Background: an optimization exercise with open tools, aiming at small area, a short achievable clock period and few clock cycles. Do not read the settings as production practice. RTL that was checked went through simulation tests only; none was proved equivalent to the original. Not every run is shown, and edits may drop behaviour that the tests do not exercise. The RTL of run 2 was laid out without a check of its function.

run_1/placed.png
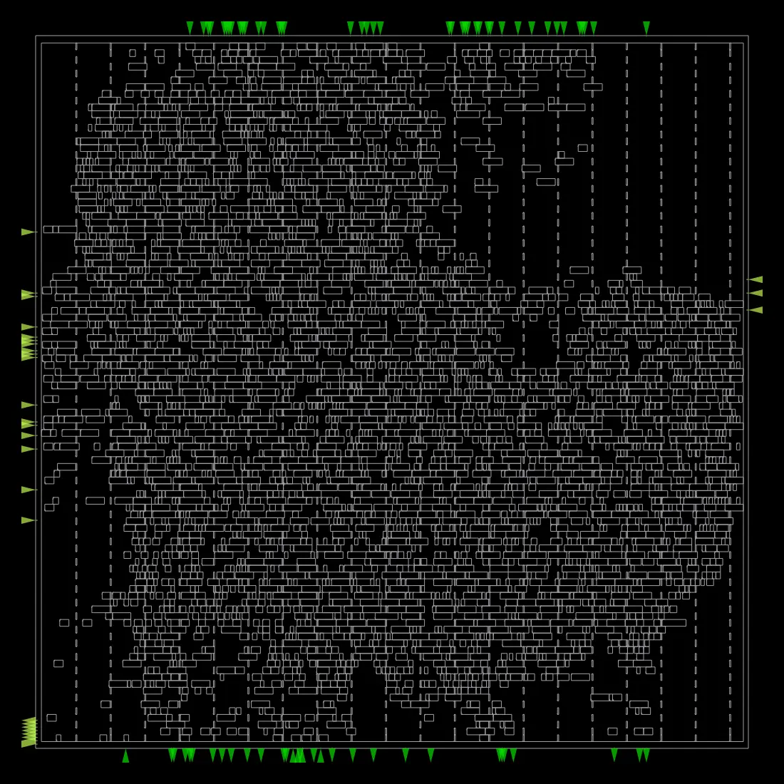
run_1/clock_wires.png
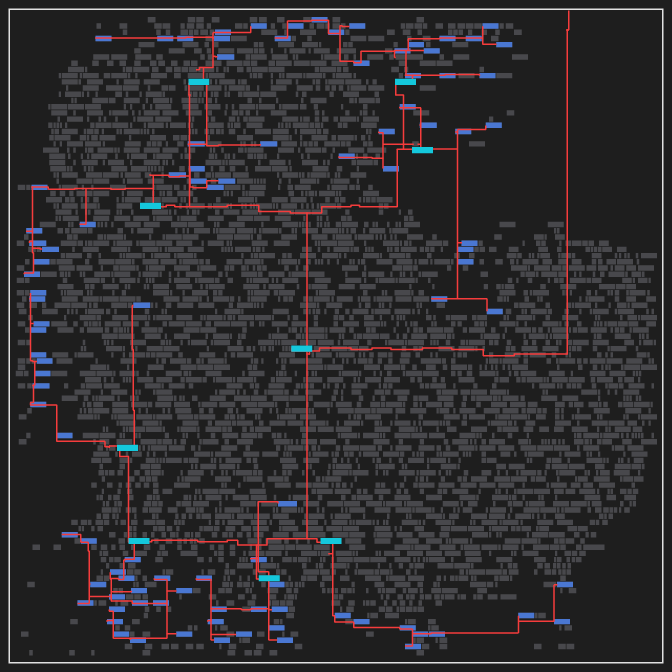
run_1/floorplan.png
Pins as bars on the die edge.
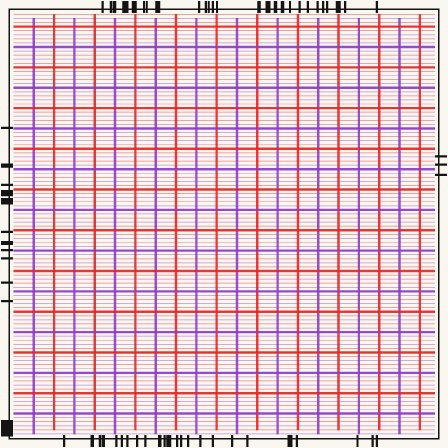
[flow/run.sh]
#!/bin/bash
# synth_recipe.tcl (not shown) runs the flow's synth.tcl, then flattens the netlist and writes it again
# the make line also repeats each setting of config.mk as NAME=value (left out here)
make -C /OpenROAD-flow-scripts/flow DESIGN_CONFIG=/design/flow/config.mk WORK_HOME=/design/flow/orfs CLKGATE_MAP_FILE= SYNTH_SCRIPT=/design/flow/synth_recipe.tcl finish
[flow/config.mk]
export PLATFORM = sky130hd
export DESIGN_NAME = std_fp_smult_pipe
export DESIGN_NICKNAME = std_fp_smult_pipe
export VERILOG_FILES = /design/flow/design.v
export SDC_FILE = /design/flow/constraint.sdc
export NUM_CORES = 4
export LEC_CHECK = 0
export CAP_MARGIN = 20
export CORE_MARGIN = 2
export CORE_UTILIZATION = 40
export SLEW_MARGIN = 20
[flow/constraint.sdc]
create_clock -name core_clock -period 7.5 [get_ports {clk}]
set_input_delay 1.5000 -clock core_clock [delete_from_list [all_inputs] [get_ports {clk}]]
set_output_delay 1.5000 -clock core_clock [all_outputs]
set_load 0.01 [all_outputs]
[flow/design.v]
module std_fp_mult_pipe #(
    parameter WIDTH = 32,
    parameter INT_WIDTH = 16,
    parameter FRAC_WIDTH = 16,
    parameter SIGNED = 0
) (
    input  logic [WIDTH-1:0] left,
    input  logic [WIDTH-1:0] right,
    input  logic             go,
    input  logic             clk,
    input  logic             reset,
    output logic [WIDTH-1:0] out,
    output logic             done
);
  logic [WIDTH-1:0]          rtmp;
  logic [WIDTH-1:0]          ltmp;
  logic [(WIDTH << 1) - 1:0] out_tmp;
  logic done_buf[2:0];
  assign done = done_buf[2];
  assign out = out_tmp[(WIDTH << 1) - INT_WIDTH - 1 : WIDTH - INT_WIDTH];
  logic start;
  assign start = go & done_buf[0] == 0 & done_buf[1] == 0;
  always_ff @(posedge clk) begin
    if (start)
      done_buf[0] <= 1;
    else
      done_buf[0] <= 0;
  end
  always_ff @(posedge clk) begin
    if (go) begin
      done_buf[2] <= done_buf[1];
      done_buf[1] <= done_buf[0];
    end else begin
      done_buf[2] <= 0;
      done_buf[1] <= 0;
    end
  end
  always_ff @(posedge clk) begin
    if (reset) begin
      rtmp <= 0;
      ltmp <= 0;
      out_tmp <= 0;
    end else if (go) begin
      if (SIGNED) begin
        rtmp <= $signed(right);
        ltmp <= $signed(left);
        out_tmp <= $signed(
          { {WIDTH{ltmp[WIDTH-1]}}, ltmp} *
          { {WIDTH{rtmp[WIDTH-1]}}, rtmp}
        );
      end else begin
        rtmp <= right;
        ltmp <= left;
        out_tmp <= ltmp * rtmp;
      end
    end else begin
      rtmp <= 0;
      ltmp <= 0;
      out_tmp <= out_tmp;
    end
  end
endmodule
module std_fp_smult_pipe #(
    parameter WIDTH = 32,
    parameter INT_WIDTH = 16,
    parameter FRAC_WIDTH = 16
) (
    input  [WIDTH-1:0]              left,
    input  [WIDTH-1:0]              right,
    input  logic                    reset,
    input  logic                    go,
    input  logic                    clk,
    output logic [WIDTH-1:0]        out,
    output logic                    done
);
  std_fp_mult_pipe #(
    .WIDTH(WIDTH),
    .INT_WIDTH(INT_WIDTH),
    .FRAC_WIDTH(FRAC_WIDTH),
    .SIGNED(1)
  ) comp (
    .clk(clk),
    .done(done),
    .reset(reset),
    .go(go),
    .left(left),
    .right(right),
    .out(out)
  );
endmodule
==> flow_summary.ini, run 1 <==
[hold_path]
whs_path_depth = 1
hold_class = reg -> reg
hold_path_startpoint = comp.done_buf[1]
holdPathEnd = comp.done_buf[0]

[timing]
fin_crit_sh_pct = 96.9
max_freq_ghz = 0.138
setup_violations = 0
fin_crit_ns = 7.26
worst_pin_slew_ns = 0.883
slew_viol_final = 0
rsz0062_at_grt = yes
slew_headroom_pct = 41.1

[worst_setup_path]
rr_startpoint = comp.ltmp[8]
crit_path_cell_trace = buf_12 > buf_4 > and2_1 > fa_1 > fa_1 > fa_1 > inv_1 > fa_1 > inv_1 > fa_1 > fa_1 > fa_1 > fa_1 > ha_1 > a21oi_1 > o21ai_0 > nor2_1 > a31oi_1 > buf_4 > o21ai_0 > nand2_1 > and2_1 > or3_1 > a31o_2
critical_path.startpoint = comp.ltmp[8]
startpoint_type = flop
crit_path_end = comp.out_tmp[43]
r2r_cells = 24
crit_top_cell = fa_1
crit_buf_inv = 5
crit_type = reg -> reg
cp.depth = 24
end_kind = flop
cp_data_arrival_time_ns = 7.58
r2r_setup_slack_ns = 0.24
timing.rr.end = comp.out_tmp[43]
cp_top_family = adder cells
crit_slowest_cell = fa_1

[final_layout]
fin_nets = 4522
drive_gt1_share_pct = 5.90
mostFrequentLayoutCell = fa_1
area_delta_synth_final_pct = 11.3
design_area_um2 = 35400
layout_common_cells = fa_1, inv_1, and2_1
antennaDiodeCount = 0
final_util_pct = 44.8

[flow_run]
max_cap_violations = 0

[global_routing]
grt_max_degree = 60
use_met3_pct = 2.09
gr-usage-met1_pct = 28.5
track_usage_pct = 21.5
antenna_found_initial = 0
grt_pass1_wl_um = 135000
grt_pass1_vias = 24058
overflow = 0

[synthesis]
ys.flop_type = dfxtp_1
ys_async_sr_fraction_pct = 0
synth_area_um2 = 31800
avgSynthCellArea_um2 = 9.37
synth_cell_types = 51
syn-num-nets = 4459
ys_top_cells_by_count = fa_1, inv_1, and2_1
synth_top_area_share_pct = 52.8
synth_cells = 3391
synth-warning-count = 2
synth.largest_area_cell = fa_1
ys_seq_elements = 99
synth.area.top_cells = fa_1, and2_1, inv_1, ha_1, dfxtp_1
synth-edff-count = 0

[floorplanning]
pin_count = 100
dieArea_um2 = 81700
die_w_um = 286
start_util_pct = 40.3

[drt]
antenna_left = 0
dr.first_iter.drc_count = 1050
drtPass1Iterations = 5
vias = 21676
drc = 0
wl_per_cell_um = 18.3

[clock_tree]
cts_buffer_depth = 2
htree_levels = 3
cts_hold_buf = 0
cts_setup_buffers = 0
clk_latency_ns = 0.41
root_buffer = clkbuf_16
numCtsBuffers = 9
cts_tree = built
clock_sinks = 99
path_clk_slew_ns = 0.09

[place]
placed_area_um2 = 34900
dp_hpwl_um = 69800
port_buffers = 99
gp_congestion = 0.868

[outcome]
status = finished clean
Testbench counts for the RTL of run 1, summed over its fixed seeds: cycles 12,008.
Notes on placed.png above:
Row Count: 103
# Taps: 1,050
fillers: 7,698

Notes on clock_wires.png above:
[clock wires] red | length: 2,330 µm
[flip-flops] blue | count: 99
[clock-net drivers] cyan | count: 9
routed clock nets: 10
flops lie: widely spread
clock skew: 0.0114 ns

Notes on floorplan.png above:
[VDD] red
[VSS] purple
met1 rails: 104
met5 straps: 20
signal pins: 100
met4 straps: 20
rows: 103
CORE AREA: 78,900 µm²
DIE HEIGHT: 286 µm

run 1: timing repair:
action,in CTS,in global routing
resized for setup,2,38
gates cloned,0,1
pin swaps,0,2
endpoints found under the setup margin,2,16
run 1: area by class of cell:
type | instances | area (µm²)
Clock buffer | 10 | 239
Clock inverter | 6 | 57.6
Fill cell | 7698 | 43500
Inverter | 786 | 2950
Multi-Input combinational cell | 2313 | 26200
Sequential cell | 99 | 2000
Tap cell | 1050 | 1310
Timing Repair Buffer | 245 | 2580
run 1: worst reg2reg max path, delay by kind of cell (launching register included):
family,cells,cell delay [ns]
adder cells (fa/ha/maj),9,4.09
AO/OA/AOI/OAI,5,1.10
AND/OR/NAND/NOR,5,0.92
buffers and inverters,5,0.72
flip-flops,1,0.36
run 1: flip-flops by register name, indices dropped and copies added, names as in the netlist:
| name | cells |
|---|---|
| comp.rtmp | 32 |
| comp.done_buf | 3 |
| comp.out_tmp | 32 |
| comp.ltmp | 32 |
run 1: metal layers:
metal	vias up	part of all wire, %
li1	9778	-
met1	11458	43
met2	373	51
met3	67	3.4
met4	0	2.3
met5	-	0
run 1: stage by stage:
| step | hold WS (ns) | TNS (ns) | worst slack, ns | cells |
|---|---|---|---|---|
| 5_1_grt | 0.436 | -0.0477 | -0.0365 | 4509 |
| 3_3_place_gp | 0.397 | 0 | 0.0427 | 4492 |
| 3_5_place_dp | 0.405 | -0.0381 | -0.0381 | 4492 |
| 6_report | 0.412 | 0 | 0.236 | 4509 |
| 2_1_floorplan | 0.389 | 0 | 0.216 | 3391 |
| 4_1_cts | 0.417 | 0 | 0.0108 | 4508 |
run 1: cells by family (layout without fill, tap and decap cells):
logic type | after synthesis | in the layout | synth area share [%]
AND/OR/NAND/NOR | 1093 | 1093 | 17.8
adder cells (fa/ha/maj) | 1001 | 1001 | 59.2
buffers and inverters | 979 | 1047 | 11.6
AO/OA/AOI/OAI | 132 | 132 | 2.74
flip-flops | 99 | 99 | 6.24
XOR/XNOR | 67 | 67 | 1.85
multiplexers | 20 | 20 | 0.630
run_1/critical_path.png
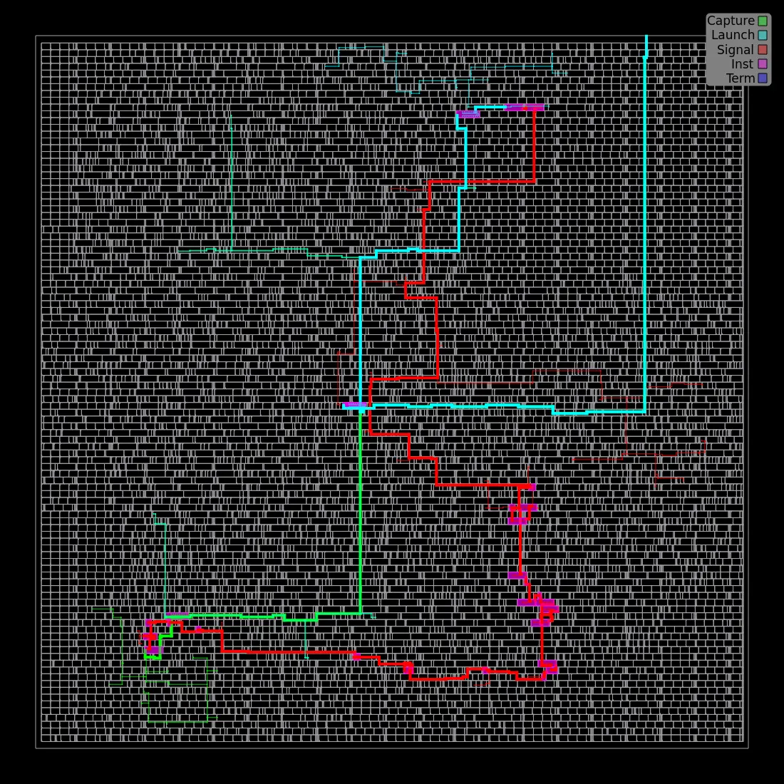

--- run 2: outline of the changes from run 1 ---
flow/design.v: 90 -> 2708 lines; modules unchanged: 0
  std_fp_smult_pipe: edited, 28 -> 2708 lines
  removed: std_fp_mult_pipe
run_2/critical_path.png
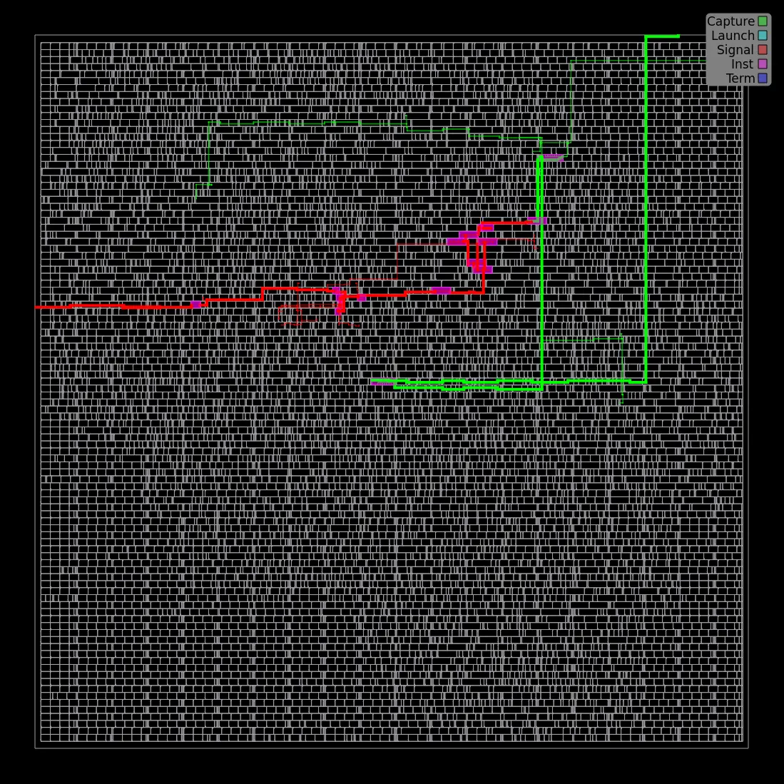
Core Util, Final: 42.5%
setup tns final: 0 ns
fin worst setup slack: 1.06 ns

run_2/placed.png
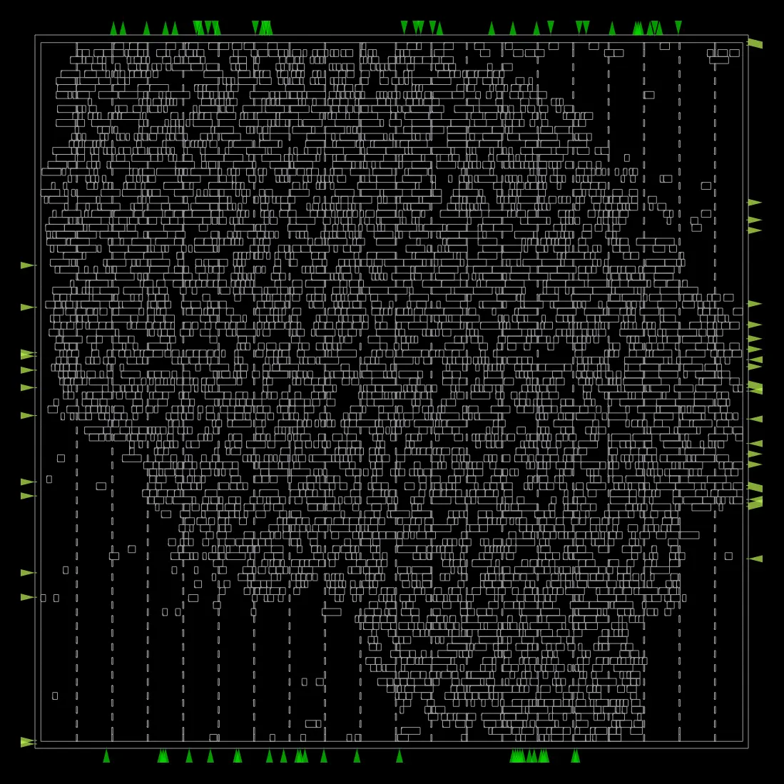
# Taps: 969
Final Non-Filler Cells: 4,924
Row Count: 100
CORE AREA: 74,300 µm²
fillers: 7,708

==> run 2 against run 1 <==
- synthesized cell count grew 25%
- die area shrank 5.6%
- setup slack gained 0.83 ns
- routed wire length grew 42%
- sequential cell count shrank 33
- still clean on timing, DRC and antenna
- global-route usage grew 8.6 points
- utilization shrank 2.3 points
- via count grew 42%
==> flow_summary.ini, run 2 <==
[drt]
drtPass1Iterations = 6
antenna_left = 0
vias = 30817
wl_per_cell_um = 23.8
dr.first_iter.drc_count = 4059

[worst_setup_path]
crit_path_cell_trace = clkdlybuf4s50_1 > buf_4 > nor2b_1 > nand2_1 > o21ai_0 > nand2_1 > o221ai_1 > fa_1 > fa_1 > fa_1 > fa_1 > fa_1 > fa_1 > inv_1 > ha_1
critical_path.startpoint = right[20]
crit_type = in -> reg
crit_path_end = rb[13]
crit_top_cell = fa_1
cp_top_family = adder cells
end_kind = flop

[clock_tree]
cts_hold_buf = 0
cts_buffer_depth = 2
cts_setup_buffers = 0
path_clk_slew_ns = 0.06
numCtsBuffers = 9
root_buffer = clkbuf_16
htree_levels = 3

[final_layout]
design_area_um2 = 31600
area_delta_synth_final_pct = 5.44
multiInputGateArea_um2 = 25200
reg.largest.list = ra: 32 flops, rb: 32 flops
layout_common_cells = nand2_1, a21oi_1, fa_1

[synthesis]
synth_cell_types = 67
syn-num-nets = 4753
synth.area.top_cells = fa_1, nand2_1, maj3_1, a21oi_1, clkbuf_1
ys_seq_elements = 66
ys_async_sr_fraction_pct = 0
synth_top_area_share_pct = 24.9
ys_top_cells_by_count = nand2_1, clkbuf_1, a21oi_1
synth.largest_area_cell = fa_1
avgSynthCellArea_um2 = 7.09

[global_routing]
track_usage_pct = 30.0
antenna_found_initial = 6
grt_pass1_wl_um = 179000
grt_max_degree = 184

[timing]
slew_headroom_pct = 30.1
fin_crit_sh_pct = 85.8
rsz0062_at_grt = no
worst_pin_slew_ns = 1.05

[floorplanning]
die_y_um = 278

[flow_run]
max_cap_violations = 0

[outcome]
status = finished clean

[place]
placed_area_um2 = 31300
run_2/closeup.png
Scale bar: 10 µm. Window x 49 to 89, y 49 to 89 µm. Cells in grey, sequential cells in the stronger grey; small squares are vias.
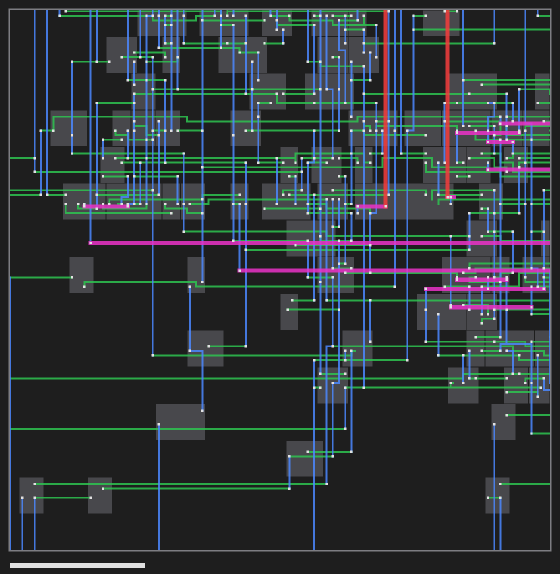
[M3] magenta
[M4] red
[M2] blue
[M1] green
cells with their middle in the window: 66
most frequent: nand2_1 (8), a21oi_1 (8)
sequential cells in the window: 0

[run 2: cell types whose count changed in the layout (fill, tap and decap cells not counted), sizes merged, moves of 189 or more]
cell,previous run,this run
and2,532,28
fa,838,372
inv,789,364
a21oi,37,376
o21ai,25,258
a22oi,0,196
maj3,0,189
[run 2: worst min-delay path by stage]
stage	from	cells after the start	slack, ns	endpoint
after floorplan	reset	1	1.57	done_r
after global placement	reset	2	2.03	done_r
after detailed placement	go	2	2.07	done_r
after CTS	reset	2	1.66	done_r
after global routing	reset	2	1.69	done_r
final	reset	2	1.68	done_r
[run 2: final cells by class]
type / instances / share of cell area, %
Antenna cell: 5 / 0.0396
Tap cell: 969 / 3.84
Timing Repair Buffer: 275 / 7.06
Clock buffer: 10 / 0.725
Clock inverter: 6 / 0.135
Multi-Input combinational cell: 3226 / 79.7
Sequential cell: 66 / 4.18
Inverter: 367 / 4.36
[run 2: metrics by stage]
| step | hold WS [ns] | instances | utilization (%) |
|---|---|---|---|
| floorplan | 1.57 | 4224 | - |
| global placement | 2.03 | 4903 | 42.1 |
| detailed placement | 2.07 | 4903 | 42.1 |
| CTS | 1.66 | 4919 | 42.5 |
| global route | 1.69 | 4924 | 42.5 |
| finish | 1.68 | 4924 | 42.5 |
[run 2: cells by family (layout without fill, tap and decap cells)]
| logic type | count (synthesis) | in the layout | synth area share, % |
|---|---|---|---|
| AO/OA/AOI/OAI | 1423 | 1423 | 31.0 |
| flip-flops | 66 | 66 | 4.41 |
| multiplexers | 18 | 18 | 0.605 |
| buffers and inverters | 932 | 658 | 11.7 |
| XOR/XNOR | 73 | 73 | 2.13 |
| adder cells (fa/ha/maj) | 651 | 651 | 34.9 |
| AND/OR/NAND/NOR | 1061 | 1061 | 15.3 |
| other | 0 | 5 | 0 |
[run 2: metal layers]
layer	track usage [%]	vias to the layer above	wire length, µm
met3	3.36	239	9750
li1	-	14098	-
met2	46.1	1672	52200
met5	0	-	13
met4	15.9	2	6780
met1	41.5	14806	48400

==> static timing again, ports no longer ideal <==
In the flow no input, the clock included, has a driving cell. The finished layouts below were timed again as built, in two steps. Step 1 (the two cells are an assumption about what drives the block):
set clk [get_ports {clk}]
set_driving_cell -lib_cell sky130_fd_sc_hd__clkbuf_16 $clk
set_driving_cell -lib_cell sky130_fd_sc_hd__buf_2 [delete_from_list [all_inputs] $clk]
Step 2 times the ports against the registers' clock, not the clock port: input delays grow and output delays shrink by t, the midpoint of the rising clock arrivals with the driver on. Slacks: ideal / step 1 / step 2; pairs: ideal / step 1.
| run | t (ns) | setup slack, ns | hold WS [ns] | worst setup path at the end | worst data-port slew with drivers (ns) |
|---|---|---|---|---|---|
| run 1 | 0.475 | 0.236 / 0.236 / 0.236 | 0.412 / 0.412 / 0.412 | register to register | 0.08 |
| run 2 | 0.448 | 1.063 / 1.071 / 0.623 | 1.675 / 1.627 / 2.074 | input to register | 0.14 |
After both steps setup and hold are still met in every run listed. For run 2, which loses most, drivers alone change the setup slack by +0.008 ns; drivers and shift together by -0.440 ns.
